This design comes from an exercise in tuning for small area and a short achievable clock period on the open sky130 flow, not from production work.
The RTL was checked by simulation tests, not by an equivalence proof against the original design.
Not every run is shown, and edits may drop behaviour that the tests do not exercise.
Power is estimated from default activity; no workload was simulated.

## flow/design.v in outline (module list and top-level ports)
// module Full_Adder: 10 lines
// module Half_Adder: 9 lines
// module Booth_Encoder: 16 lines
// module SimpleQuaternion_mul: 6328 lines
module SimpleQuaternion_mul(
    input signed [15:0] x0, x1, x2, x3,
    input signed [15:0] b0, b1, b2, b3,
    input clk,
    output reg signed [15:0] y0, y1, y2, y3
);
  // ...
==> flow/run.sh <==
#!/bin/bash
# synth_recipe.tcl (not shown) runs the flow's synth.tcl, then flattens the netlist and writes it again
# the make line also repeats each setting of config.mk as NAME=value (left out here)
make -C /OpenROAD-flow-scripts/flow DESIGN_CONFIG=/design/flow/config.mk WORK_HOME=/design/flow/orfs CLKGATE_MAP_FILE= SYNTH_SCRIPT=/design/flow/synth_recipe.tcl finish
==> flow/config.mk <==
export PLATFORM = sky130hd
export DESIGN_NAME = SimpleQuaternion_mul
export DESIGN_NICKNAME = SimpleQuaternion_mul
export VERILOG_FILES = /design/flow/design.v
export SDC_FILE = /design/flow/constraint.sdc
export NUM_CORES = 4
export LEC_CHECK = 0
export CAP_MARGIN = 20
export CORE_MARGIN = 2
export CORE_UTILIZATION = 40
export SLEW_MARGIN = 20
==> flow/constraint.sdc <==
create_clock -name core_clock -period 22.0 [get_ports {clk}]
set_input_delay 4.4000 -clock core_clock [delete_from_list [all_inputs] [get_ports {clk}]]
set_output_delay 4.4000 -clock core_clock [all_outputs]
set_load 0.01 [all_outputs]
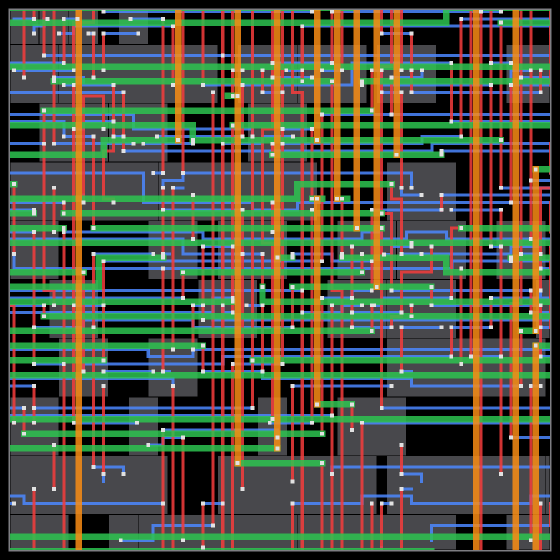
(run_1/detail.png)
Window x 173 to 198, y 99 to 124 um. Cells in grey, sequential cells in the stronger grey; small squares are vias.
red -> metal 2
blue -> metal 1
green -> metal 3
orange -> metal 4
most frequent = fa_1 (9), a22oi_1 (8), inv_1 (6)
sequential cells in the window = 0
cells with their middle in the window = 38

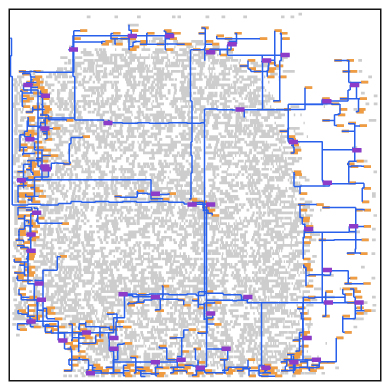
(run_1/clk_routes.png)
Drawn at 1 px/um.
orange -> flip-flops  # count 412
blue -> clock wires  # length 7460 um
purple -> clock drivers  # count 52
routed clock nets = 53
clock power share: 8.7%
Clock Skew: 0.06793 ns

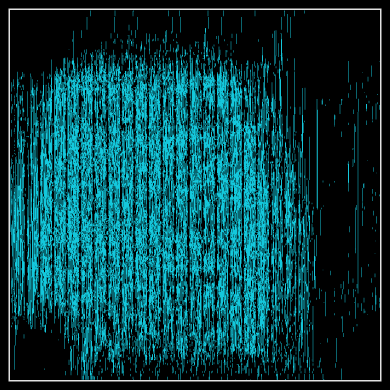
(run_1/layer_met2.png)
Drawn at 1 px/um.
share of all routed wire = 38%
wire length on this layer = 95.0 mm
final wirelength: 248.4 mm
met2 usage: 48.77%
via count of the routed design: 45820

==> metrics.csv, run 1 <==
metric,value,unit
status,finished clean,
yosys.area_share.simple,3.427,%
antennaDiodeCount,8,
grt_max_degree,52,
flops_and_latches,412,
yosys-top-cells-count,"a22oi_1 (1022), fa_1 (956), inv_1 (856)",
vdd_ir_drop_max,0.1576,mV
switchingPower,0.005677,W
fin_ws,16.01,ns
tns,0,ns
clk_pin_slew,0.07,ns
clockBufferDepth,3,
synth_compound_area_share,14.76,%
finalNonFillerCells,7099,
grtUsageTotal,35.92,%
yosysMostFrequentCell,a22oi_1,
nets,6397,
fin_crit,5.995,ns
p_comb,0.00885,W
die_h,370.1,um
ys.flop_type,dfxtp_1,
ys_seq_area_share,15.39,%
hold_depth,0,
use_met3,18.85,%
gp_congestion,0.9911,
inverters,856,
slew_violations,0,
buffers_excl_clock,370,
regArea,8419,sq um
numCtsBuffers,52,
drtAntennaViolNets,0,
critical-path-slowest-cell,clkdlybuf4s50_1,
n_clock_buffer,68,
==> run 2: too many edits to list; what changed since run 1 <==
flow/design.v: 6363 -> 6487 lines; modules unchanged: 3
  SimpleQuaternion_mul: edited, 6328 -> 6452 lines
==> flow/flow/run.sh (new file) <==
#!/bin/bash
set -euo pipefail
export BUFFER_PORTS_ARGS="-buffer_cell sky130_fd_sc_hd__buf_2"
bash standard.sh finish > standard_flow.log 2>&1
==> flow/standard.sh (new file) <==
#!/bin/bash
# synth_recipe.tcl (not shown) runs the flow's synth.tcl, then flattens the netlist and writes it again
# the make line also repeats each setting of config.mk as NAME=value (left out here)
make -C /OpenROAD-flow-scripts/flow DESIGN_CONFIG=/design/flow/config.mk WORK_HOME=/design/flow/orfs CLKGATE_MAP_FILE= SYNTH_SCRIPT=/design/flow/synth_recipe.tcl "${@:-finish}"
--- a/flow/config.mk
+++ b/flow/config.mk
@@ -10,2 +10,4 @@
 export CORE_UTILIZATION = 40
 export SLEW_MARGIN = 20
+export SYNTH_HIERARCHICAL = 1
+export SYNTH_MINIMUM_KEEP_SIZE = 0
removed: flow/run.sh
==> run 2 against run 1 <==
Design area fell by 8.3%; critical path depth rose by 13; die area fell by 5.3%; wire length fell by 6.3%; global-route usage fell by 0.63 points; core utilization fell by 1.2 points; sequential power rose by 7%; critical endpoint is now q1_x3513; largest power group unchanged.
==> metrics.csv, run 2 <==
metric,value,unit,change
nets,5454,,-15%
p_comb,0.00804,W,-9.2%
hold_depth,0,,unchanged
regArea,8459,sq um,+0.48%
die_area,129700,sq um,
power.internal,0.005573,W,
slew_violations,0,,unchanged
numCtsBuffers,51,,-1.9%
gp_congestion,0.9441,,-4.7%
synth.largest_area_cell,fa_1,,
slowest_delay,1.14,ns,
switchingPower,0.004866,W,-14%
clockBufferDepth,3,,unchanged
buffers_excl_clock,292,,-21%
flops_and_latches,412,,unchanged
met2_length,88.02,mm,
grtUsageTotal,35.29,%,-0.63 points
drtAntennaViolNets,0,,unchanged
crit_chain,a22oi_1 -> xnor2_1 -> fa_1 -> fa_1 -> fa_1 -> fa_1 -> fa_1 -> xnor2_1 -> xnor2_1 -> xnor2_1 -> xnor2_1 -> xnor2_1 -> xnor2_1 -> xnor2_1,,
ys_seq_area_share,16.26,%,+0.87 points
cts_resized,0,,
clk_pin_slew,0.07,ns,about the same
fin_ws,16.06,ns,+0.05250 ns
yosys-top-cells-count,"a22oi_1 (1022), fa_1 (956), xnor2_1 (794)",,
yosys.area_share.simple,3.692,%,+0.26 points
vdd_ir_drop_max,0.2501,mV,+59%
max_clock_freq,0.1683,GHz,
finalSetupViolations,0,,
synth_top_family_by_area,adder cells,,
netlist.area_leader.share,37.72,%,
synth_compound_area_share,15.62,%,+0.86 points
grt_max_degree,68,,+31%
synth-adder-area-share,38.51,%,
die_w,360.1,um,
clock_tree.root_cell,clkbuf_16,,
dr.pass1.iters,13,,
inverters,0,,-100%
status,finished clean,,
antennaDiodeCount,6,,-2
post_synth_num_cell_types,28,,
critical-path-slowest-cell,dfxtp_1,,
die_h,360.1,um,-2.7%
maxPowerGroup,combinational cells,,
yosysMostFrequentCell,a22oi_1,,
n_clock_buffer,65,,-4.4%
use_met3,19.17,%,+0.33 points
ys.flop_type,dfxtp_1,,
maxCapViolCount,0,,
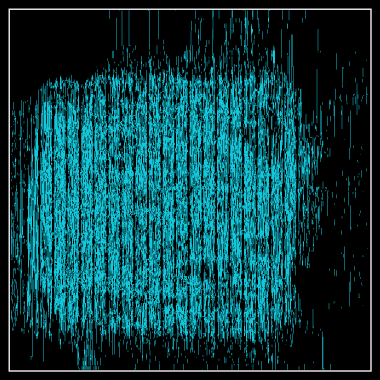
(run_2/layer_met2.png)
Drawn at 1 px/um.
longest straight run = 116 um
main direction = vertical
share of all routed wire = 38%
wire length on this layer = 88.0 mm
nets with wire on the layer = 4528
via count of the routed design: 42240
final wirelength: 232.7 mm
met2 usage: 46.80%

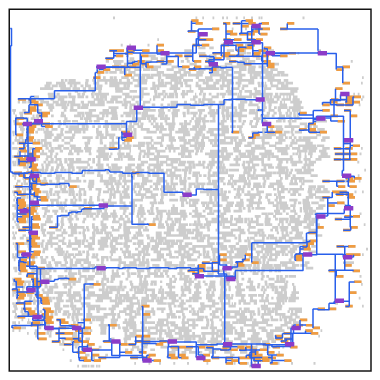
(run_2/clk_routes.png)
Drawn at 1 px/um.
purple -> clock drivers  # count 51
blue -> clock wires  # length 6770 um
orange -> flip-flops  # count 412
flops lie = widely spread
routed clock nets = 52
latest clock arrival within the worst-skew pair: 0.70 ns
clock power share: 8.6%
Clock net power: 0.000900 W
Clock Skew: 0.06744 ns

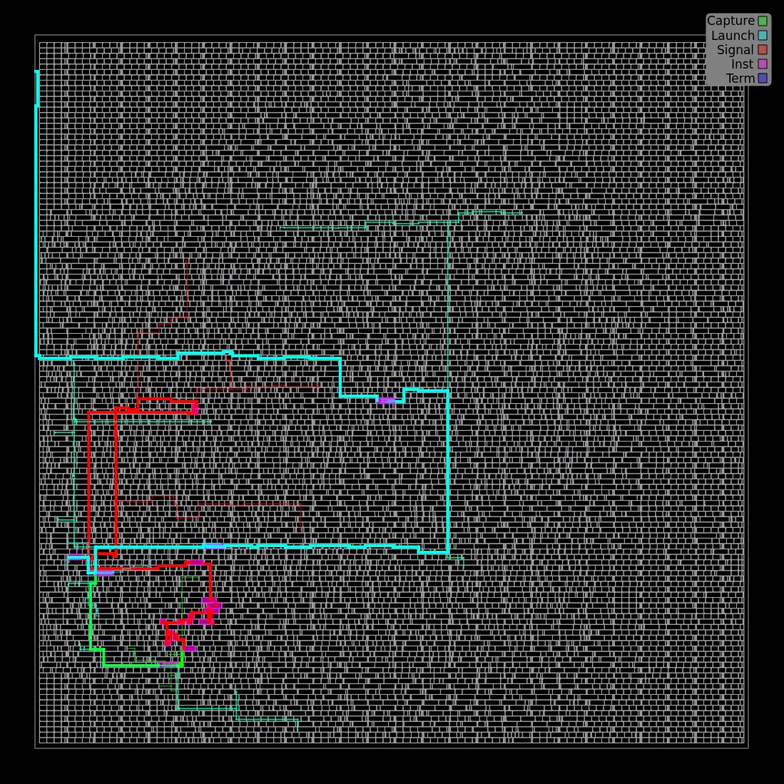
(run_2/worst_path.png)
Setup TNS: 0 ns
Util after Layout: 43.05%
Tmin final: 5.942 ns
final std cells w/o fill: 6035

## Run 3: large edit since run 2, in outline
flow/design.v: 6487 -> 6567 lines; modules unchanged: 3
  SimpleQuaternion_mul: edited, 6452 -> 6532 lines
==> run 3 against run 2 <==
Still clean; clock power increased by 7.6%; non-clock buffer count increased by 9; sequential share of layout area increased by 1.2 points; fmax increased by 6.5%; first-iteration DRC count increased by 9.8%; sequential power increased by 6%; sequential cell count increased by 40; total power decreased by 10%; setup slack improved by 0.36 ns; critical endpoint is now y0[3]; highest routed layer unchanged.
==> metrics.csv, run 3 <==
metric,value,unit,change
post_synth_num_cell_types,23,,-18%
drtAntennaViolNets,0,,unchanged
gp_congestion,0.9502,,+0.65%
inverters,0,,unchanged
buffers_excl_clock,301,,+3.1%
antennaDiodeCount,6,,unchanged
synth-adder-area-share,37.90,%,-0.61 points
die_h,363.0,um,+0.79%
regArea,9248,sq um,+9.3%
slew_violations,0,,unchanged
clockBufferDepth,3,,unchanged
yosys.area_share.simple,3.476,%,-0.22 points
numCtsBuffers,57,,+12%
max_clock_freq,0.1793,GHz,+6.5%
status,finished clean,,
met2_usage,46.67,%,-0.13 points
die_w,363.0,um,+0.79%
n_clock_buffer,73,,+12%
synthTopCellsByArea,"fa_1 (37%), dfxtp_1 (18%), a22oi_1 (15%)",,
synth_compound_area_share,15.40,%,-0.22 points
use_met3,19.03,%,-0.14 points
clk_latency,0.70,ns,about the same
p_comb,0.00680,W,-15%
power.internal,0.005045,W,-9.5%
yosys-top-cells-count,"a22oi_1 (1024), fa_1 (956), xnor2_1 (793)",,
grt_max_degree,69,,+1.5%
die_area,131800,sq um,+1.6%
clock_tree.root_cell,clkbuf_16,,
sh_seq_area,16.78,%,
nWellTaps,1662,,
switchingPower,0.004314,W,-11%
hold_depth,0,,unchanged
cts_resized,0,,unchanged
ys.flop_type,dfxtp_1,,
synth.largest_area_cell,fa_1,,
nets,5503,,+0.90%
maxPowerGroup,combinational cells,,
crit_chain,buf_2,,
critical-path-slowest-cell,dfxtp_1,,
maxCapViolCount,0,,unchanged
slowest_delay,0.37,ns,-0.77 ns
netlist.area_leader.share,37.13,%,-0.60 points
num_vias,43080,,+2.0%
drive_gt1_share,11.01,%,
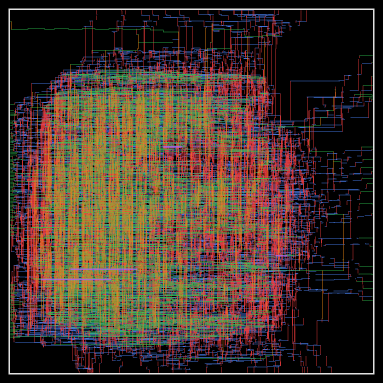
(run_3/wires.png)
Drawn at 1 px/um.
red -> metal 2  # wire length 88.4 mm
orange -> metal 4  # wire length 20.2 mm
green -> metal 3  # wire length 42.9 mm
blue -> metal 1  # wire length 80.8 mm
purple -> metal 5  # wire length 162 um
WL/cell: 38.11 um
GRT Resource Usage Total: 34.89%
final wirelength: 232.5 mm

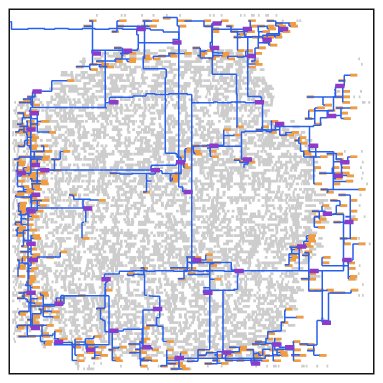
(run_3/clk_routes.png)
Drawn at 1 px/um.
orange -> flip-flops  # count 452
purple -> clock drivers  # count 57
blue -> clock wires  # length 7720 um
routed clock nets = 58
flops lie = widely spread
clock power share: 10.3%
Clock net power: 0.000968 W
Clock Skew: 0.05412 ns

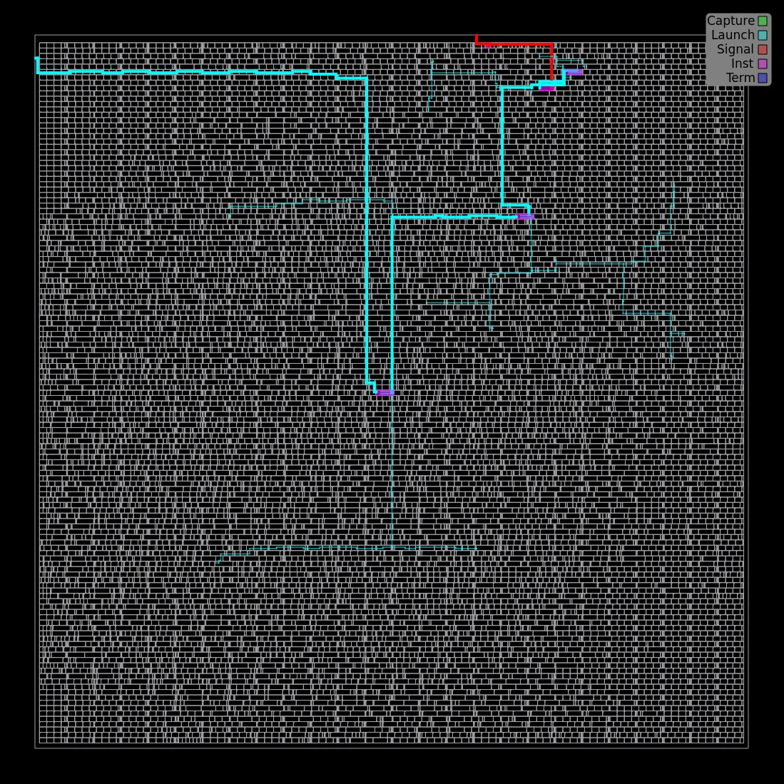
(run_3/worst_path.png)
Util after Layout: 43.16%
Tmin final: 5.577 ns
Worst Slack Setup Final: 16.42 ns
final std cells w/o fill: 6102

==> run 3 -> run 4 <==
--- a/flow/config.mk
+++ b/flow/config.mk
@@ -9,3 +9,3 @@
 export CORE_MARGIN = 2
-export CORE_UTILIZATION = 40
+export CORE_UTILIZATION = 55
 export SLEW_MARGIN = 20
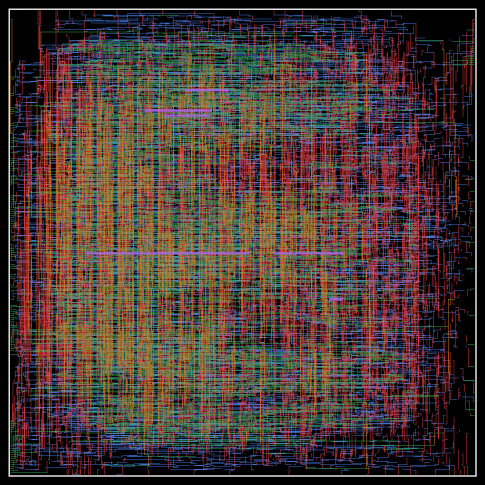
(run_4/wires.png)
Drawn at 1.5 px/um.
green -> metal 3  # wire length 43.5 mm
red -> metal 2  # wire length 86.6 mm
orange -> metal 4  # wire length 19400 um
purple -> metal 5  # wire length 259 um
blue -> metal 1  # wire length 80.8 mm
via count of the routed design: 42440
final wirelength: 230.6 mm

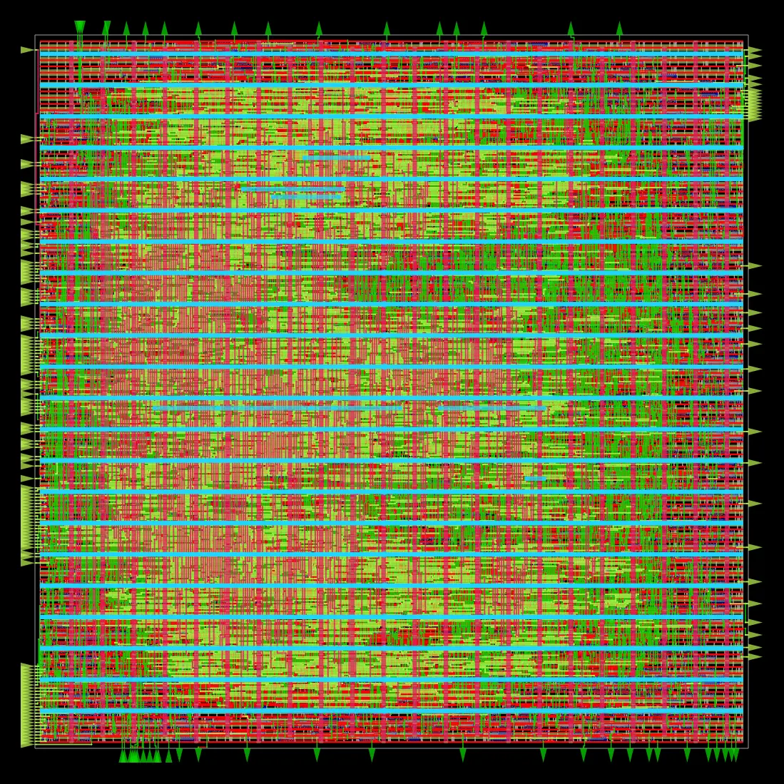
(run_4/chip.png)
I/O pins: 193
design area: 54680 sq um

==> run 4 against run 3 <==
Still clean; global-route usage is 13 points higher; clock skew fell by 0.021 ns; critical path depth increased by 12; sequential cell count unchanged; via count down 1.5%; synthesized area is the same; wire length shrank 0.85%; combinational power is 0.6% lower; largest power group unchanged; highest routed layer unchanged.
==> metrics.csv, run 4 <==
metric,value,unit,change
status,finished clean,,
antennaDiodeCount,7,,+1
maxPowerGroup,combinational cells,,
die_w,310.1,um,-15%
use_met3,26.48,%,+7.5 points
synth_compound_area_share,15.40,%,unchanged
hold_depth,0,,unchanged
clockBufferDepth,3,,unchanged
gp_congestion,0.9534,,+0.34%
power.internal,0.005071,W,+0.53%
numCtsBuffers,53,,-7.0%
drive_gt1_share,11.22,%,+0.21 points
maxCapViolCount,0,,unchanged
crit_chain,buf_4 -> a22oi_1 -> xor2_1 -> fa_1 -> fa_1 -> fa_1 -> fa_1 -> xor2_1 -> xnor2_1 -> xnor2_1 -> xnor2_1 -> xnor3_1 -> xnor2_1,,
n_clock_buffer,64,,-12%
slew_violations,0,,unchanged
die_area,96190,sq um,-27%
grtUsageTotal,48.20,%,+13 points
post_synth_num_cell_types,23,,unchanged
ys.flop_type,dfxtp_1,,
drtAntennaViolNets,0,,unchanged
cts_resized,0,,unchanged
detail_route.wl_per_cell,40.51,um,+6.3%
met2_usage,62.89,%,+16 points
die_h,310.1,um,-15%
inverters,0,,unchanged
p_comb,0.00676,W,-0.6%
synthTopCellsByArea,"fa_1 (37%), dfxtp_1 (18%), a22oi_1 (15%)",,
nWellTaps,1254,,-25%
critical-path-slowest-cell,dfxtp_2,,
fin_skew,0.03318,ns,-0.02095 ns
switchingPower,0.004254,W,-1.4%
clk_latency,0.68,ns,-0.02 ns
sh_seq_area,16.90,%,+0.12 points
synth.largest_area_cell,fa_1,,
yosys.area_share.simple,3.476,%,unchanged
power.share.clock,10.6,%,+0.3 points
pg_clk,0.000985,W,+2%
yosys-top-cells-count,"a22oi_1 (1024), fa_1 (956), xnor2_1 (793)",,
required,22.56,ns,
max_clock_freq,0.1760,GHz,-1.8%
clock_tree.root_cell,clkbuf_16,,
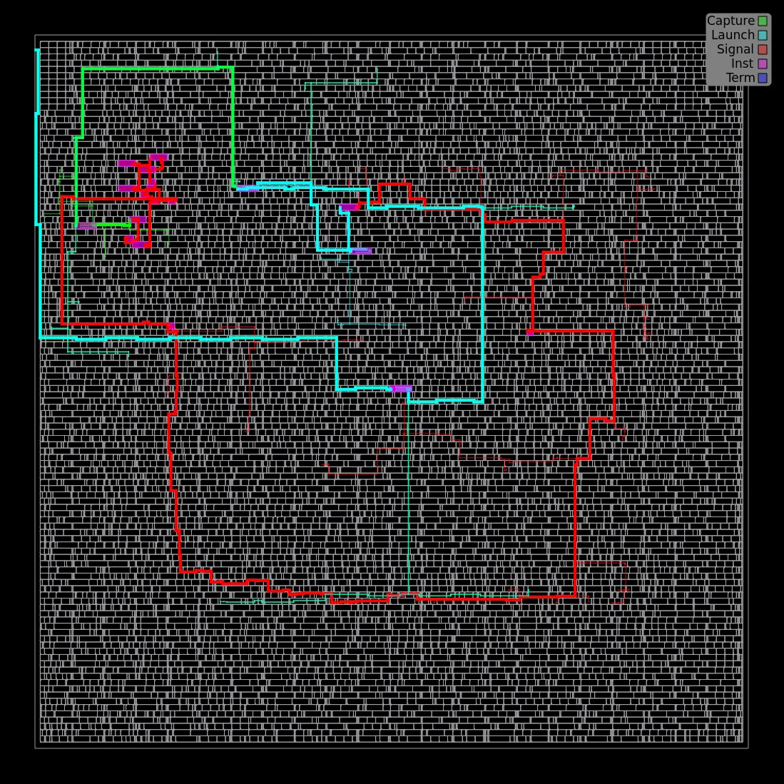
(run_4/worst_path.png)
Worst Slack Setup Final: 16.32 ns
Tmin final: 5.681 ns
final std cells w/o fill: 5691

==> run 4 -> run 5 <==
--- a/flow/config.mk
+++ b/flow/config.mk
@@ -9,3 +9,5 @@
 export CORE_MARGIN = 2
-export CORE_UTILIZATION = 55
+export CORE_UTILIZATION = 40
+export CTS_CLUSTER_DIAMETER = 100
+export CTS_CLUSTER_SIZE = 20
 export SLEW_MARGIN = 20
==> run 5 against run 4 <==
Total power down 2.7%; first-iteration DRC count down 1.1%; final cell count up 6.4%; fmax up 2.3%; combinational power about the same; sequential cell count unchanged; core utilization down 16 points; synthesized cell count unchanged; wire length up 0.46%; register-to-register slack better by 0.18 ns; critical path type is now register to output pin; largest power group unchanged.
==> metrics.csv, run 5 <==
metric,value,unit,change
ios,193,,unchanged
clockBufferDepth,3,,unchanged
maxPowerGroup,combinational cells,,
nWellTaps,1662,,+33%
gp_congestion,0.9502,,-0.34%
numCtsBuffers,35,,-34%
grtUsageTotal,34.81,%,-13 points
cts_resized,0,,unchanged
detail_route.wl_per_cell,38.24,um,-5.6%
use_met3,18.58,%,-7.9 points
dr.pass1.iters,10,,
drive_gt1_share,10.19,%,-1.0 points
flops_and_latches,452,,
antenna_found_initial,9,,
fin_skew,0.03743,ns,+0.004254 ns
switchingPower,0.004252,W,about the same
required,17.60,ns,-4.96 ns
clk_latency,0.65,ns,-0.03 ns
maxCapViolCount,0,,unchanged
p_comb,0.00679,W,about the same
slew_violations,0,,unchanged
power.internal,0.004818,W,-5.0%
fin_crit,5.553,ns,-0.1279 ns
critical-path-slowest-cell,dfxtp_1,,
inverters,0,,unchanged
synthTopCellsByArea,"fa_1 (37%), dfxtp_1 (18%), a22oi_1 (15%)",,
status,finished clean,,
n_clock_buffer,45,,-30%
ys.flop_type,dfxtp_1,,
crit_chain,buf_2,,
synth.largest_area_cell,fa_1,,
dpl-instance-area,53190,sq um,
yosys-top-cells-count,"a22oi_1 (1024), fa_1 (956), xnor2_1 (793)",,
hold_depth,0,,unchanged
syn_area,51550,sq um,
antennaDiodeCount,8,,+1
post_synth_num_cell_types,23,,unchanged
sh_seq_area,17.01,%,+0.12 points
nets,5481,,
max_clock_freq,0.1801,GHz,+2.3%
fin_ws,16.45,ns,+0.1279 ns
finalNonFillerCells,6057,,+6.4%
cts_tree,done,,
clock_tree.root_cell,clkbuf_16,,
die_w,363.0,um,+17%
pg_clk,0.000685,W,-30%
synth_compound_area_share,15.40,%,unchanged
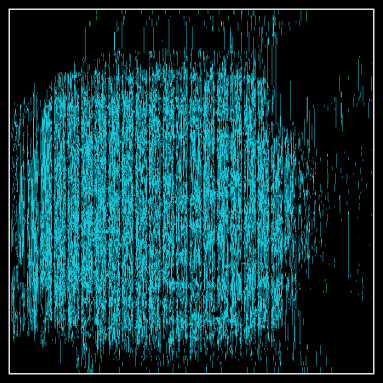
(run_5/layer_met2.png)
Drawn at 1 px/um.
nets with wire on the layer = 4600
share of all routed wire = 38%
longest straight run = 122 um
met2 usage: 46.84%
final wirelength: 231.6 mm
via count of the routed design: 42600

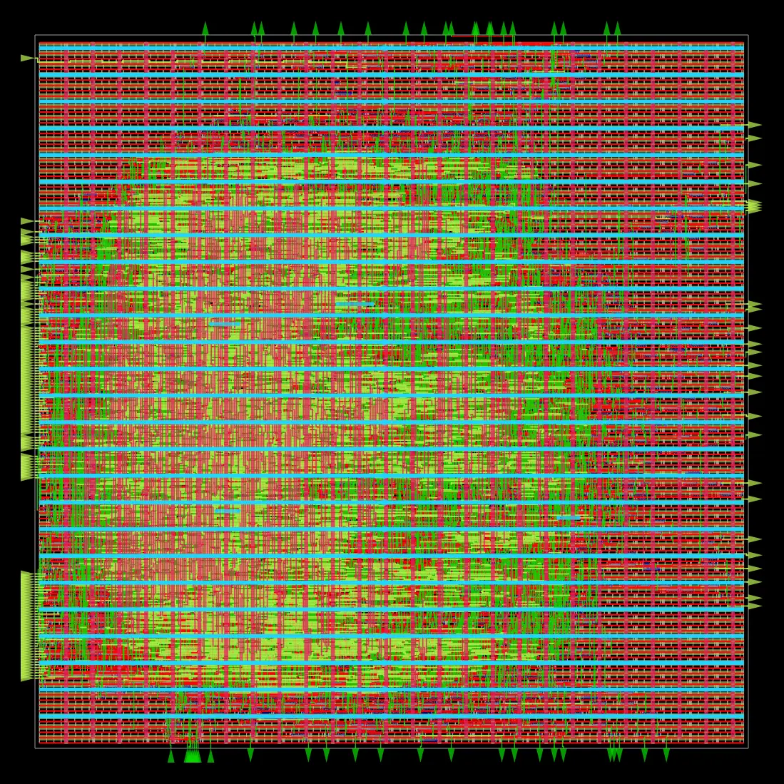
(run_5/chip.png)
die footprint: 131800 sq um
std cell rows: 131
Die Y: 363.0 um

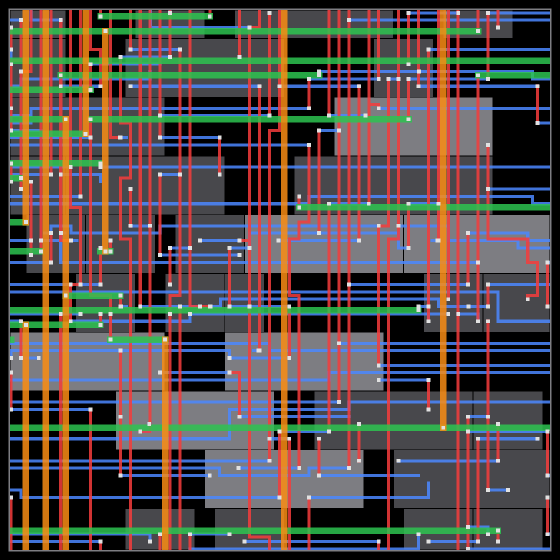
(run_5/detail.png)
Window x 169 to 194, y 96 to 121 um. Cells in grey, sequential cells in the stronger grey; small squares are vias.
green -> metal 3
blue -> metal 1
orange -> metal 4
red -> metal 2
most frequent = xnor2_1 (9), dfxtp_1 (7)
sequential cells in the window = 7
cells with their middle in the window = 28

==> run 5 -> run 6 <==
--- a/flow/design.v
+++ b/flow/design.v
@@ -4006,4 +4006,4 @@
   Full_Adder u544 (.p(s537), .q(c500), .cin(s539), .sum(s543), .cout(c544));
-  Full_Adder u546 (.p(q1_c502), .q(q1_s541), .cin(q1_s543), .sum(s545), .cout(c546));
-  Full_Adder u548 (.p(q1_c504), .q(c506), .cin(s545), .sum(s547), .cout(c548));
+  Full_Adder u546 (.p(c502), .q(s541), .cin(s543), .sum(s545), .cout(c546));
+  Full_Adder u548 (.p(q1_c504), .q(q1_s545), .cin(c506), .sum(s547), .cout(c548));
   Half_Adder u550 (.p(s547), .q(c508), .sum(s549), .cout(c550));
@@ -4029,4 +4029,4 @@
   Full_Adder u590 (.p(s583), .q(s585), .cin(c544), .sum(s589), .cout(c590));
-  Full_Adder u592 (.p(q1_s587), .q(q1_s589), .cin(c546), .sum(s591), .cout(c592));
-  Full_Adder u594 (.p(c548), .q(s591), .cin(c550), .sum(s593), .cout(c594));
+  Full_Adder u592 (.p(q1_s587), .q(q1_c546), .cin(q1_s589), .sum(s591), .cout(c592));
+  Full_Adder u594 (.p(s591), .q(c548), .cin(c550), .sum(s593), .cout(c594));
   Full_Adder u596 (.p(h67), .q(h147), .cin(h227), .sum(s595), .cout(c596));
@@ -4054,3 +4054,3 @@
   Full_Adder u640 (.p(q1_c588), .q(q1_s635), .cin(q1_s637), .sum(s639), .cout(c640));
-  Full_Adder u642 (.p(q1_c590), .q(s639), .cin(c592), .sum(s641), .cout(c642));
+  Full_Adder u642 (.p(q1_c590), .q(c592), .cin(s639), .sum(s641), .cout(c642));
   Half_Adder u644 (.p(s641), .q(c594), .sum(s643), .cout(c644));
@@ -4081,3 +4081,3 @@
   Full_Adder u694 (.p(q1_s689), .q(c640), .cin(s691), .sum(s693), .cout(c694));
-  Full_Adder u696 (.p(s693), .q(c642), .cin(c644), .sum(s695), .cout(c696));
+  Full_Adder u696 (.p(c642), .q(s693), .cin(c644), .sum(s695), .cout(c696));
   Full_Adder u698 (.p(h74), .q(h154), .cin(h234), .sum(s697), .cout(c698));
@@ -4107,5 +4107,5 @@
   Full_Adder u746 (.p(c684), .q(c686), .cin(s739), .sum(s745), .cout(c746));
-  Full_Adder u748 (.p(q1_s741), .q(q1_s743), .cin(q1_c688), .sum(s747), .cout(c748));
-  Full_Adder u750 (.p(q1_c690), .q(q1_s745), .cin(c692), .sum(s749), .cout(c750));
-  Full_Adder u752 (.p(s747), .q(c694), .cin(s749), .sum(s751), .cout(c752));
+  Full_Adder u748 (.p(s741), .q(s743), .cin(c688), .sum(s747), .cout(c748));
+  Full_Adder u750 (.p(q1_c690), .q(q1_s745), .cin(q1_s747), .sum(s749), .cout(c750));
+  Full_Adder u752 (.p(c692), .q(s749), .cin(c694), .sum(s751), .cout(c752));
   Half_Adder u754 (.p(s751), .q(c696), .sum(s753), .cout(c754));
@@ -4138,5 +4138,5 @@
   Full_Adder u808 (.p(c744), .q(s801), .cin(s803), .sum(s807), .cout(c808));
-  Full_Adder u810 (.p(q1_c746), .q(q1_s805), .cin(q1_s807), .sum(s809), .cout(c810));
-  Full_Adder u812 (.p(c748), .q(s809), .cin(c750), .sum(s811), .cout(c812));
-  Full_Adder u814 (.p(c752), .q(s811), .cin(c754), .sum(s813), .cout(c814));
+  Full_Adder u810 (.p(q1_c746), .q(q1_s805), .cin(q1_c748), .sum(s809), .cout(c810));
+  Full_Adder u812 (.p(q1_s807), .q(c750), .cin(s809), .sum(s811), .cout(c812));
+  Full_Adder u814 (.p(s811), .q(c752), .cin(c754), .sum(s813), .cout(c814));
   assign x815 = h79 ^ h159;
@@ -4201,5 +4201,5 @@
   assign x874 = x872 ^ c806;
-  assign x875 = q1_x873 ^ q1_c808;
-  assign x876 = q1_x874 ^ x875;
-  assign x877 = c810 ^ x876;
+  assign x875 = x873 ^ c808;
+  assign x876 = q1_x874 ^ q1_x875;
+  assign x877 = x876 ^ c810;
   assign x878 = x877 ^ c812;
@@ -4638,4 +4638,4 @@
   Full_Adder u1423 (.p(s1416), .q(c1379), .cin(s1418), .sum(s1422), .cout(c1423));
-  Full_Adder u1425 (.p(q1_c1381), .q(q1_s1420), .cin(q1_s1422), .sum(s1424), .cout(c1425));
-  Full_Adder u1427 (.p(q1_c1383), .q(c1385), .cin(s1424), .sum(s1426), .cout(c1427));
+  Full_Adder u1425 (.p(c1381), .q(s1420), .cin(s1422), .sum(s1424), .cout(c1425));
+  Full_Adder u1427 (.p(q1_c1383), .q(q1_s1424), .cin(c1385), .sum(s1426), .cout(c1427));
   Half_Adder u1429 (.p(s1426), .q(c1387), .sum(s1428), .cout(c1429));
@@ -4661,4 +4661,4 @@
   Full_Adder u1469 (.p(s1462), .q(s1464), .cin(c1423), .sum(s1468), .cout(c1469));
-  Full_Adder u1471 (.p(q1_s1466), .q(q1_s1468), .cin(c1425), .sum(s1470), .cout(c1471));
-  Full_Adder u1473 (.p(c1427), .q(s1470), .cin(c1429), .sum(s1472), .cout(c1473));
+  Full_Adder u1471 (.p(q1_s1466), .q(q1_c1425), .cin(q1_s1468), .sum(s1470), .cout(c1471));
+  Full_Adder u1473 (.p(s1470), .q(c1427), .cin(c1429), .sum(s1472), .cout(c1473));
   Full_Adder u1475 (.p(h946), .q(h1026), .cin(h1106), .sum(s1474), .cout(c1475));
@@ -4686,3 +4686,3 @@
   Full_Adder u1519 (.p(q1_c1467), .q(q1_s1514), .cin(q1_s1516), .sum(s1518), .cout(c1519));
-  Full_Adder u1521 (.p(q1_c1469), .q(s1518), .cin(c1471), .sum(s1520), .cout(c1521));
+  Full_Adder u1521 (.p(q1_c1469), .q(c1471), .cin(s1518), .sum(s1520), .cout(c1521));
   Half_Adder u1523 (.p(s1520), .q(c1473), .sum(s1522), .cout(c1523));
@@ -4713,3 +4713,3 @@
   Full_Adder u1573 (.p(q1_s1568), .q(c1519), .cin(s1570), .sum(s1572), .cout(c1573));
-  Full_Adder u1575 (.p(s1572), .q(c1521), .cin(c1523), .sum(s1574), .cout(c1575));
+  Full_Adder u1575 (.p(c1521), .q(s1572), .cin(c1523), .sum(s1574), .cout(c1575));
   Full_Adder u1577 (.p(h953), .q(h1033), .cin(h1113), .sum(s1576), .cout(c1577));
@@ -4739,5 +4739,5 @@
   Full_Adder u1625 (.p(c1563), .q(c1565), .cin(s1618), .sum(s1624), .cout(c1625));
-  Full_Adder u1627 (.p(q1_s1620), .q(q1_s1622), .cin(q1_c1567), .sum(s1626), .cout(c1627));
-  Full_Adder u1629 (.p(q1_c1569), .q(q1_s1624), .cin(c1571), .sum(s1628), .cout(c1629));
-  Full_Adder u1631 (.p(s1626), .q(c1573), .cin(s1628), .sum(s1630), .cout(c1631));
+  Full_Adder u1627 (.p(s1620), .q(s1622), .cin(c1567), .sum(s1626), .cout(c1627));
+  Full_Adder u1629 (.p(q1_c1569), .q(q1_s1624), .cin(q1_s1626), .sum(s1628), .cout(c1629));
+  Full_Adder u1631 (.p(c1571), .q(s1628), .cin(c1573), .sum(s1630), .cout(c1631));
   Half_Adder u1633 (.p(s1630), .q(c1575), .sum(s1632), .cout(c1633));
@@ -4770,5 +4770,5 @@
   Full_Adder u1687 (.p(c1623), .q(s1680), .cin(s1682), .sum(s1686), .cout(c1687));
-  Full_Adder u1689 (.p(q1_c1625), .q(q1_s1684), .cin(q1_s1686), .sum(s1688), .cout(c1689));
-  Full_Adder u1691 (.p(c1627), .q(s1688), .cin(c1629), .sum(s1690), .cout(c1691));
-  Full_Adder u1693 (.p(c1631), .q(s1690), .cin(c1633), .sum(s1692), .cout(c1693));
+  Full_Adder u1689 (.p(q1_c1625), .q(q1_s1684), .cin(q1_c1627), .sum(s1688), .cout(c1689));
+  Full_Adder u1691 (.p(q1_s1686), .q(c1629), .cin(s1688), .sum(s1690), .cout(c1691));
+  Full_Adder u1693 (.p(s1690), .q(c1631), .cin(c1633), .sum(s1692), .cout(c1693));
   assign x1694 = h958 ^ h1038;
@@ -4833,5 +4833,5 @@
   assign x1753 = x1751 ^ c1685;
-  assign x1754 = q1_x1752 ^ q1_c1687;
-  assign x1755 = q1_x1753 ^ x1754;
-  assign x1756 = c1689 ^ x1755;
+  assign x1754 = x1752 ^ c1687;
+  assign x1755 = q1_x1753 ^ q1_x1754;
+  assign x1756 = x1755 ^ c1689;
   assign x1757 = x1756 ^ c1691;
@@ -5270,4 +5270,4 @@
   Full_Adder u2302 (.p(s2295), .q(c2258), .cin(s2297), .sum(s2301), .cout(c2302));
-  Full_Adder u2304 (.p(q1_c2260), .q(q1_s2299), .cin(q1_s2301), .sum(s2303), .cout(c2304));
-  Full_Adder u2306 (.p(q1_c2262), .q(c2264), .cin(s2303), .sum(s2305), .cout(c2306));
+  Full_Adder u2304 (.p(c2260), .q(s2299), .cin(s2301), .sum(s2303), .cout(c2304));
+  Full_Adder u2306 (.p(q1_c2262), .q(q1_s2303), .cin(c2264), .sum(s2305), .cout(c2306));
   Half_Adder u2308 (.p(s2305), .q(c2266), .sum(s2307), .cout(c2308));
@@ -5293,4 +5293,4 @@
   Full_Adder u2348 (.p(s2341), .q(s2343), .cin(c2302), .sum(s2347), .cout(c2348));
-  Full_Adder u2350 (.p(q1_s2345), .q(q1_s2347), .cin(c2304), .sum(s2349), .cout(c2350));
-  Full_Adder u2352 (.p(c2306), .q(s2349), .cin(c2308), .sum(s2351), .cout(c2352));
+  Full_Adder u2350 (.p(q1_s2345), .q(q1_c2304), .cin(q1_s2347), .sum(s2349), .cout(c2350));
+  Full_Adder u2352 (.p(s2349), .q(c2306), .cin(c2308), .sum(s2351), .cout(c2352));
   Full_Adder u2354 (.p(h1825), .q(h1905), .cin(h1985), .sum(s2353), .cout(c2354));
@@ -5318,3 +5318,3 @@
   Full_Adder u2398 (.p(q1_c2346), .q(q1_s2393), .cin(q1_s2395), .sum(s2397), .cout(c2398));
-  Full_Adder u2400 (.p(q1_c2348), .q(s2397), .cin(c2350), .sum(s2399), .cout(c2400));
+  Full_Adder u2400 (.p(q1_c2348), .q(c2350), .cin(s2397), .sum(s2399), .cout(c2400));
   Half_Adder u2402 (.p(s2399), .q(c2352), .sum(s2401), .cout(c2402));
@@ -5345,3 +5345,3 @@
   Full_Adder u2452 (.p(q1_s2447), .q(c2398), .cin(s2449), .sum(s2451), .cout(c2452));
-  Full_Adder u2454 (.p(s2451), .q(c2400), .cin(c2402), .sum(s2453), .cout(c2454));
+  Full_Adder u2454 (.p(c2400), .q(s2451), .cin(c2402), .sum(s2453), .cout(c2454));
   Full_Adder u2456 (.p(h1832), .q(h1912), .cin(h1992), .sum(s2455), .cout(c2456));
@@ -5371,5 +5371,5 @@
   Full_Adder u2504 (.p(c2442), .q(c2444), .cin(s2497), .sum(s2503), .cout(c2504));
-  Full_Adder u2506 (.p(q1_s2499), .q(q1_s2501), .cin(q1_c2446), .sum(s2505), .cout(c2506));
-  Full_Adder u2508 (.p(q1_c2448), .q(q1_s2503), .cin(c2450), .sum(s2507), .cout(c2508));
-  Full_Adder u2510 (.p(s2505), .q(c2452), .cin(s2507), .sum(s2509), .cout(c2510));
+  Full_Adder u2506 (.p(s2499), .q(s2501), .cin(c2446), .sum(s2505), .cout(c2506));
+  Full_Adder u2508 (.p(q1_c2448), .q(q1_s2503), .cin(q1_s2505), .sum(s2507), .cout(c2508));
+  Full_Adder u2510 (.p(c2450), .q(s2507), .cin(c2452), .sum(s2509), .cout(c2510));
   Half_Adder u2512 (.p(s2509), .q(c2454), .sum(s2511), .cout(c2512));
@@ -5402,5 +5402,5 @@
   Full_Adder u2566 (.p(c2502), .q(s2559), .cin(s2561), .sum(s2565), .cout(c2566));
-  Full_Adder u2568 (.p(q1_c2504), .q(q1_s2563), .cin(q1_s2565), .sum(s2567), .cout(c2568));
-  Full_Adder u2570 (.p(c2506), .q(s2567), .cin(c2508), .sum(s2569), .cout(c2570));
-  Full_Adder u2572 (.p(c2510), .q(s2569), .cin(c2512), .sum(s2571), .cout(c2572));
+  Full_Adder u2568 (.p(q1_c2504), .q(q1_s2563), .cin(q1_c2506), .sum(s2567), .cout(c2568));
+  Full_Adder u2570 (.p(q1_s2565), .q(c2508), .cin(s2567), .sum(s2569), .cout(c2570));
+  Full_Adder u2572 (.p(s2569), .q(c2510), .cin(c2512), .sum(s2571), .cout(c2572));
   assign x2573 = h1837 ^ h1917;
@@ -5465,5 +5465,5 @@
   assign x2632 = x2630 ^ c2564;
-  assign x2633 = q1_x2631 ^ q1_c2566;
-  assign x2634 = q1_x2632 ^ x2633;
-  assign x2635 = c2568 ^ x2634;
+  assign x2633 = x2631 ^ c2566;
+  assign x2634 = q1_x2632 ^ q1_x2633;
+  assign x2635 = x2634 ^ c2568;
   assign x2636 = x2635 ^ c2570;
@@ -5902,4 +5902,4 @@
   Full_Adder u3181 (.p(s3174), .q(c3137), .cin(s3176), .sum(s3180), .cout(c3181));
-  Full_Adder u3183 (.p(q1_c3139), .q(q1_s3178), .cin(q1_s3180), .sum(s3182), .cout(c3183));
-  Full_Adder u3185 (.p(q1_c3141), .q(c3143), .cin(s3182), .sum(s3184), .cout(c3185));
+  Full_Adder u3183 (.p(c3139), .q(s3178), .cin(s3180), .sum(s3182), .cout(c3183));
+  Full_Adder u3185 (.p(q1_c3141), .q(q1_s3182), .cin(c3143), .sum(s3184), .cout(c3185));
   Half_Adder u3187 (.p(s3184), .q(c3145), .sum(s3186), .cout(c3187));
@@ -5925,4 +5925,4 @@
   Full_Adder u3227 (.p(s3220), .q(s3222), .cin(c3181), .sum(s3226), .cout(c3227));
-  Full_Adder u3229 (.p(q1_s3224), .q(q1_s3226), .cin(c3183), .sum(s3228), .cout(c3229));
-  Full_Adder u3231 (.p(c3185), .q(s3228), .cin(c3187), .sum(s3230), .cout(c3231));
+  Full_Adder u3229 (.p(q1_s3224), .q(q1_c3183), .cin(q1_s3226), .sum(s3228), .cout(c3229));
+  Full_Adder u3231 (.p(s3228), .q(c3185), .cin(c3187), .sum(s3230), .cout(c3231));
   Full_Adder u3233 (.p(h2704), .q(h2784), .cin(h2864), .sum(s3232), .cout(c3233));
@@ -5950,3 +5950,3 @@
   Full_Adder u3277 (.p(q1_c3225), .q(q1_s3272), .cin(q1_s3274), .sum(s3276), .cout(c3277));
-  Full_Adder u3279 (.p(q1_c3227), .q(s3276), .cin(c3229), .sum(s3278), .cout(c3279));
+  Full_Adder u3279 (.p(q1_c3227), .q(c3229), .cin(s3276), .sum(s3278), .cout(c3279));
   Half_Adder u3281 (.p(s3278), .q(c3231), .sum(s3280), .cout(c3281));
@@ -5977,3 +5977,3 @@
   Full_Adder u3331 (.p(q1_s3326), .q(c3277), .cin(s3328), .sum(s3330), .cout(c3331));
-  Full_Adder u3333 (.p(s3330), .q(c3279), .cin(c3281), .sum(s3332), .cout(c3333));
+  Full_Adder u3333 (.p(c3279), .q(s3330), .cin(c3281), .sum(s3332), .cout(c3333));
   Full_Adder u3335 (.p(h2711), .q(h2791), .cin(h2871), .sum(s3334), .cout(c3335));
@@ -6003,5 +6003,5 @@
   Full_Adder u3383 (.p(c3321), .q(c3323), .cin(s3376), .sum(s3382), .cout(c3383));
-  Full_Adder u3385 (.p(q1_s3378), .q(q1_s3380), .cin(q1_c3325), .sum(s3384), .cout(c3385));
-  Full_Adder u3387 (.p(q1_c3327), .q(q1_s3382), .cin(c3329), .sum(s3386), .cout(c3387));
-  Full_Adder u3389 (.p(s3384), .q(c3331), .cin(s3386), .sum(s3388), .cout(c3389));
+  Full_Adder u3385 (.p(s3378), .q(s3380), .cin(c3325), .sum(s3384), .cout(c3385));
+  Full_Adder u3387 (.p(q1_c3327), .q(q1_s3382), .cin(q1_s3384), .sum(s3386), .cout(c3387));
+  Full_Adder u3389 (.p(c3329), .q(s3386), .cin(c3331), .sum(s3388), .cout(c3389));
   Half_Adder u3391 (.p(s3388), .q(c3333), .sum(s3390), .cout(c3391));
@@ -6034,5 +6034,5 @@
   Full_Adder u3445 (.p(c3381), .q(s3438), .cin(s3440), .sum(s3444), .cout(c3445));
-  Full_Adder u3447 (.p(q1_c3383), .q(q1_s3442), .cin(q1_s3444), .sum(s3446), .cout(c3447));
-  Full_Adder u3449 (.p(c3385), .q(s3446), .cin(c3387), .sum(s3448), .cout(c3449));
-  Full_Adder u3451 (.p(c3389), .q(s3448), .cin(c3391), .sum(s3450), .cout(c3451));
+  Full_Adder u3447 (.p(q1_c3383), .q(q1_s3442), .cin(q1_c3385), .sum(s3446), .cout(c3447));
+  Full_Adder u3449 (.p(q1_s3444), .q(c3387), .cin(s3446), .sum(s3448), .cout(c3449));
+  Full_Adder u3451 (.p(s3448), .q(c3389), .cin(c3391), .sum(s3450), .cout(c3451));
   assign x3452 = h2716 ^ h2796;
@@ -6097,5 +6097,5 @@
   assign x3511 = x3509 ^ c3443;
-  assign x3512 = q1_x3510 ^ q1_c3445;
-  assign x3513 = q1_x3511 ^ x3512;
-  assign x3514 = c3447 ^ x3513;
+  assign x3512 = x3510 ^ c3445;
+  assign x3513 = q1_x3511 ^ q1_x3512;
+  assign x3514 = x3513 ^ c3447;
   assign x3515 = x3514 ^ c3449;
@@ -6114,7 +6114,6 @@
   reg q1_s503;
-  reg q1_c502;
-  reg q1_s541;
-  reg q1_s543;
   reg q1_c504;
+  reg q1_s545;
   reg q1_s587;
+  reg q1_c546;
   reg q1_s589;
@@ -6128,13 +6127,11 @@
   reg q1_s689;
-  reg q1_s741;
-  reg q1_s743;
-  reg q1_c688;
   reg q1_c690;
   reg q1_s745;
+  reg q1_s747;
   reg q1_c746;
   reg q1_s805;
+  reg q1_c748;
   reg q1_s807;
-  reg q1_x873;
-  reg q1_c808;
   reg q1_x874;
+  reg q1_x875;
   reg q1_s323;
@@ -6171,7 +6168,6 @@
   reg q1_s1382;
-  reg q1_c1381;
-  reg q1_s1420;
-  reg q1_s1422;
   reg q1_c1383;
+  reg q1_s1424;
   reg q1_s1466;
+  reg q1_c1425;
   reg q1_s1468;
@@ -6185,13 +6181,11 @@
   reg q1_s1568;
-  reg q1_s1620;
-  reg q1_s1622;
-  reg q1_c1567;
   reg q1_c1569;
   reg q1_s1624;
+  reg q1_s1626;
   reg q1_c1625;
   reg q1_s1684;
+  reg q1_c1627;
   reg q1_s1686;
-  reg q1_x1752;
-  reg q1_c1687;
   reg q1_x1753;
+  reg q1_x1754;
   reg q1_s1202;
@@ -6228,7 +6222,6 @@
   reg q1_s2261;
-  reg q1_c2260;
-  reg q1_s2299;
-  reg q1_s2301;
   reg q1_c2262;
+  reg q1_s2303;
   reg q1_s2345;
+  reg q1_c2304;
   reg q1_s2347;
@@ -6242,13 +6235,11 @@
   reg q1_s2447;
-  reg q1_s2499;
-  reg q1_s2501;
-  reg q1_c2446;
   reg q1_c2448;
   reg q1_s2503;
+  reg q1_s2505;
   reg q1_c2504;
   reg q1_s2563;
+  reg q1_c2506;
   reg q1_s2565;
-  reg q1_x2631;
-  reg q1_c2566;
   reg q1_x2632;
+  reg q1_x2633;
   reg q1_s2081;
@@ -6285,7 +6276,6 @@
   reg q1_s3140;
-  reg q1_c3139;
-  reg q1_s3178;
-  reg q1_s3180;
   reg q1_c3141;
+  reg q1_s3182;
   reg q1_s3224;
+  reg q1_c3183;
   reg q1_s3226;
@@ -6299,13 +6289,11 @@
   reg q1_s3326;
-  reg q1_s3378;
-  reg q1_s3380;
-  reg q1_c3325;
   reg q1_c3327;
   reg q1_s3382;
+  reg q1_s3384;
   reg q1_c3383;
   reg q1_s3442;
+  reg q1_c3385;
   reg q1_s3444;
-  reg q1_x3510;
-  reg q1_c3445;
   reg q1_x3511;
+  reg q1_x3512;
   reg q1_s2960;
@@ -6343,7 +6331,6 @@
     q1_s503 <= s503;
-    q1_c502 <= c502;
-    q1_s541 <= s541;
-    q1_s543 <= s543;
     q1_c504 <= c504;
+    q1_s545 <= s545;
     q1_s587 <= s587;
+    q1_c546 <= c546;
     q1_s589 <= s589;
@@ -6357,13 +6344,11 @@
     q1_s689 <= s689;
-    q1_s741 <= s741;
-    q1_s743 <= s743;
-    q1_c688 <= c688;
     q1_c690 <= c690;
     q1_s745 <= s745;
+    q1_s747 <= s747;
     q1_c746 <= c746;
     q1_s805 <= s805;
+    q1_c748 <= c748;
     q1_s807 <= s807;
-    q1_x873 <= x873;
-    q1_c808 <= c808;
     q1_x874 <= x874;
+    q1_x875 <= x875;
     q1_s323 <= s323;
@@ -6400,7 +6385,6 @@
     q1_s1382 <= s1382;
-    q1_c1381 <= c1381;
-    q1_s1420 <= s1420;
-    q1_s1422 <= s1422;
     q1_c1383 <= c1383;
+    q1_s1424 <= s1424;
     q1_s1466 <= s1466;
+    q1_c1425 <= c1425;
     q1_s1468 <= s1468;
@@ -6414,13 +6398,11 @@
     q1_s1568 <= s1568;
-    q1_s1620 <= s1620;
-    q1_s1622 <= s1622;
-    q1_c1567 <= c1567;
     q1_c1569 <= c1569;
     q1_s1624 <= s1624;
+    q1_s1626 <= s1626;
     q1_c1625 <= c1625;
     q1_s1684 <= s1684;
+    q1_c1627 <= c1627;
     q1_s1686 <= s1686;
-    q1_x1752 <= x1752;
-    q1_c1687 <= c1687;
     q1_x1753 <= x1753;
+    q1_x1754 <= x1754;
     q1_s1202 <= s1202;
@@ -6457,7 +6439,6 @@
     q1_s2261 <= s2261;
-    q1_c2260 <= c2260;
-    q1_s2299 <= s2299;
-    q1_s2301 <= s2301;
     q1_c2262 <= c2262;
+    q1_s2303 <= s2303;
     q1_s2345 <= s2345;
+    q1_c2304 <= c2304;
     q1_s2347 <= s2347;
@@ -6471,13 +6452,11 @@
     q1_s2447 <= s2447;
-    q1_s2499 <= s2499;
-    q1_s2501 <= s2501;
-    q1_c2446 <= c2446;
     q1_c2448 <= c2448;
     q1_s2503 <= s2503;
+    q1_s2505 <= s2505;
     q1_c2504 <= c2504;
     q1_s2563 <= s2563;
+    q1_c2506 <= c2506;
     q1_s2565 <= s2565;
-    q1_x2631 <= x2631;
-    q1_c2566 <= c2566;
     q1_x2632 <= x2632;
+    q1_x2633 <= x2633;
     q1_s2081 <= s2081;
@@ -6514,7 +6493,6 @@
     q1_s3140 <= s3140;
-    q1_c3139 <= c3139;
-    q1_s3178 <= s3178;
-    q1_s3180 <= s3180;
     q1_c3141 <= c3141;
+    q1_s3182 <= s3182;
     q1_s3224 <= s3224;
+    q1_c3183 <= c3183;
     q1_s3226 <= s3226;
@@ -6528,13 +6506,11 @@
     q1_s3326 <= s3326;
-    q1_s3378 <= s3378;
-    q1_s3380 <= s3380;
-    q1_c3325 <= c3325;
     q1_c3327 <= c3327;
     q1_s3382 <= s3382;
+    q1_s3384 <= s3384;
     q1_c3383 <= c3383;
     q1_s3442 <= s3442;
+    q1_c3385 <= c3385;
     q1_s3444 <= s3444;
-    q1_x3510 <= x3510;
-    q1_c3445 <= c3445;
     q1_x3511 <= x3511;
+    q1_x3512 <= x3512;
     q1_s2960 <= s2960;
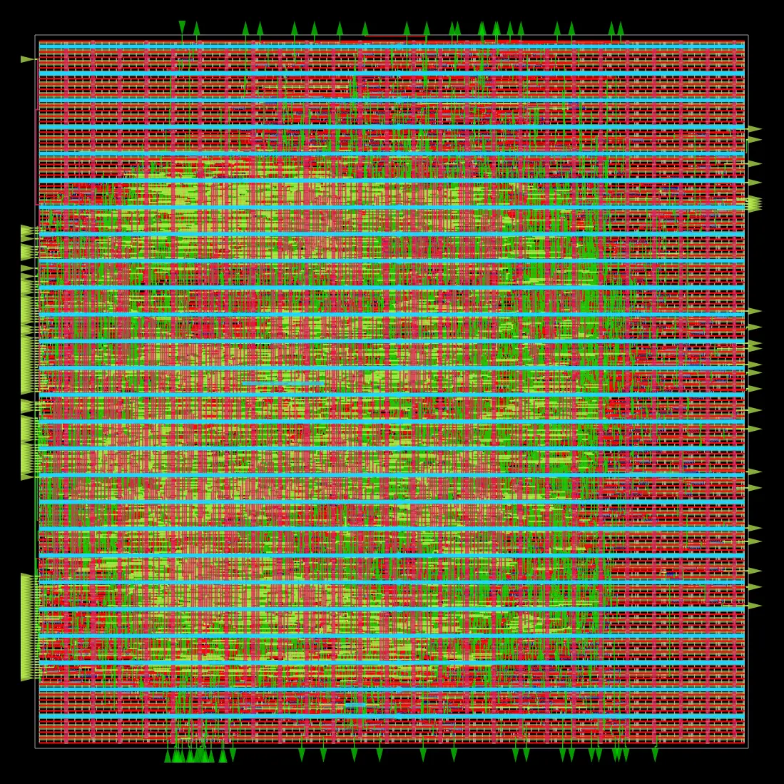
(run_6/chip.png)
Die Y: 362.2 um
die footprint: 131200 sq um

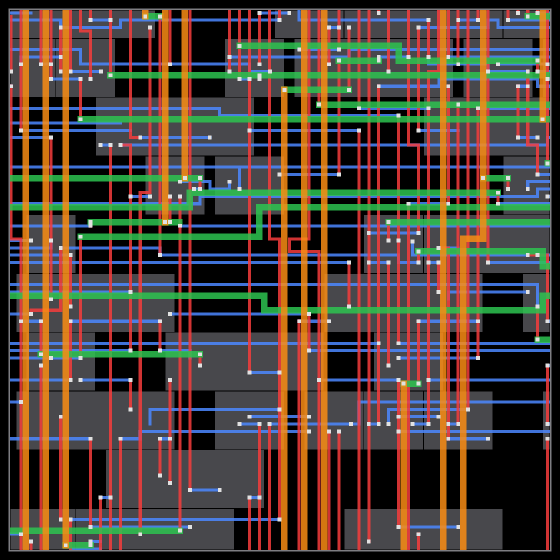
(run_6/detail.png)
Window x 169 to 194, y 96 to 121 um. Cells in grey, sequential cells in the stronger grey; small squares are vias.
green -> metal 3
red -> metal 2
orange -> metal 4
blue -> metal 1
cells with their middle in the window = 27
sequential cells in the window = 0
most frequent = fa_1 (11), xnor2_1 (7), a22oi_1 (6)

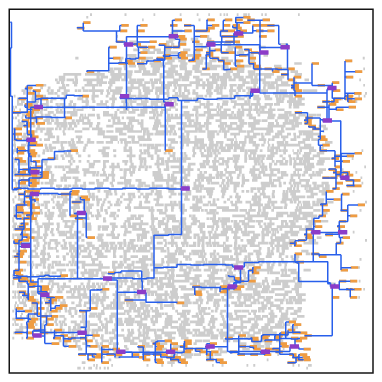
(run_6/clk_routes.png)
Drawn at 1 px/um.
orange -> flip-flops  # count 440
purple -> clock drivers  # count 34
blue -> clock wires  # length 6820 um
flops lie = widely spread
routed clock nets = 35
clock power share: 7.0%
latest clock arrival within the worst-skew pair: 0.68 ns
Clock Skew: 0.07700 ns
Clock net power: 0.000683 W

==> run 6 against run 5 <==
Die area shrank 0.42%; via count decreased by 3.9%; combinational power is 12% higher; hold slack lost 0.0065 ns; synthesized cell count down 0.22%; critical endpoint is now q1_x875; largest power group unchanged.
==> metrics.csv, run 6 <==
metric,value,unit,change
fin_crit,5.839,ns,+0.2854 ns
wirelength,226.7,mm,-2.1%
synthTopCellsByArea,"fa_1 (37%), dfxtp_1 (17%), a22oi_1 (15%)",,
post_synth_num_cell_types,25,,+8.7%
synth.largest_area_cell,fa_1,,
dr.pass1.iters,10,,unchanged
num_vias,40920,,-3.9%
maxPowerGroup,combinational cells,,
place_worst_setup_slack,16.30,ns,
cts_resized,0,,unchanged
hpwl,133.2,mm,
numCtsBuffers,34,,-2.9%
required,22.51,ns,+4.91 ns
fin_ws,16.16,ns,-0.2854 ns
status,finished clean,,
switchingPower,0.004524,W,+6.4%
met2_usage,47.99,%,+1.1 points
hold_depth,0,,unchanged
inverters,0,,unchanged
antennaDiodeCount,3,,-5
maxCapViolCount,0,,unchanged
clock_tree.root_cell,clkbuf_16,,
sh_seq_area,16.48,%,-0.54 points
coreArea,127500,sq um,
slew_violations,0,,unchanged
drive_gt1_share,10.33,%,+0.14 points
tns,0,ns,
multi_input_area,40110,sq um,
use_met3,13.21,%,-5.4 points
fin_hold_ws,0.3195,ns,
crit_chain,buf_4 -> xnor2_1 -> fa_1 -> fa_1 -> fa_1 -> fa_1 -> fa_1 -> xnor2_1 -> xnor2_1 -> xnor3_1 -> xnor3_1 -> xnor3_1 -> xnor2_1,,
nets,5492,,+0.20%
power.internal,0.005201,W,+7.9%
grtUsageTotal,34.35,%,-0.46 points
cts_tree,done,,
n_clock_buffer,43,,-4.4%
critical-path-slowest-cell,dfxtp_4,,
ios,193,,unchanged
clock-sinks,440,,
p_comb,0.00758,W,+12%
ys_warn_count,7,,
flops_and_latches,440,,-2.7%
ys_seq_area_share,17.16,%,
grt_first_pass_wirelength,322.4,mm,
syn_area,51330,sq um,-0.43%
synth_compound_area_share,15.49,%,+0.088 points
finalNonFillerCells,6062,,+0.083%
antenna_found_initial,8,,-1
num_rows,131,,unchanged
synthXorXnorAreaFrac,21.06,%,
clk_pin_slew,0.09,ns,
detail_route.wl_per_cell,37.40,um,-2.2%
ys.flop_type,dfxtp_1,,
topRoutingLayerUsed,met5,,

-- afterwards: timing with drivers on the ports --
No port has a modelled driver above. Below, the same layouts with a new extraction and two added sets of constraints. Step 1 assumes that a clkbuf_16 drives the clock port and a buf_2 every other input. Step 2 times the ports against the registers' clock, not the clock port: input delays grow and output delays shrink by t, the midpoint of the rising clock arrivals with the driver on. Three values: ideal ports, drivers, drivers and shift; two values: the first two.
run | t (ns) | setup WS [ns] | worst slew at a driven data input, ns
run 1 | 0.749 | 16.005 / 15.919 / 16.063 | 0.11
run 2 | 0.750 | 16.058 / 16.058 / 16.058 | 0.05
run 3 | 0.753 | 16.423 / 16.347 / 16.539 | 0.06
run 4 | 0.744 | 16.319 / 16.319 / 16.319 | 0.06
run 5 | 0.704 | 16.447 / 16.375 / 16.504 | 0.07
run 6 | 0.723 | 16.161 / 16.161 / 16.161 | 0.05
After both steps setup and hold are still met in every run listed.
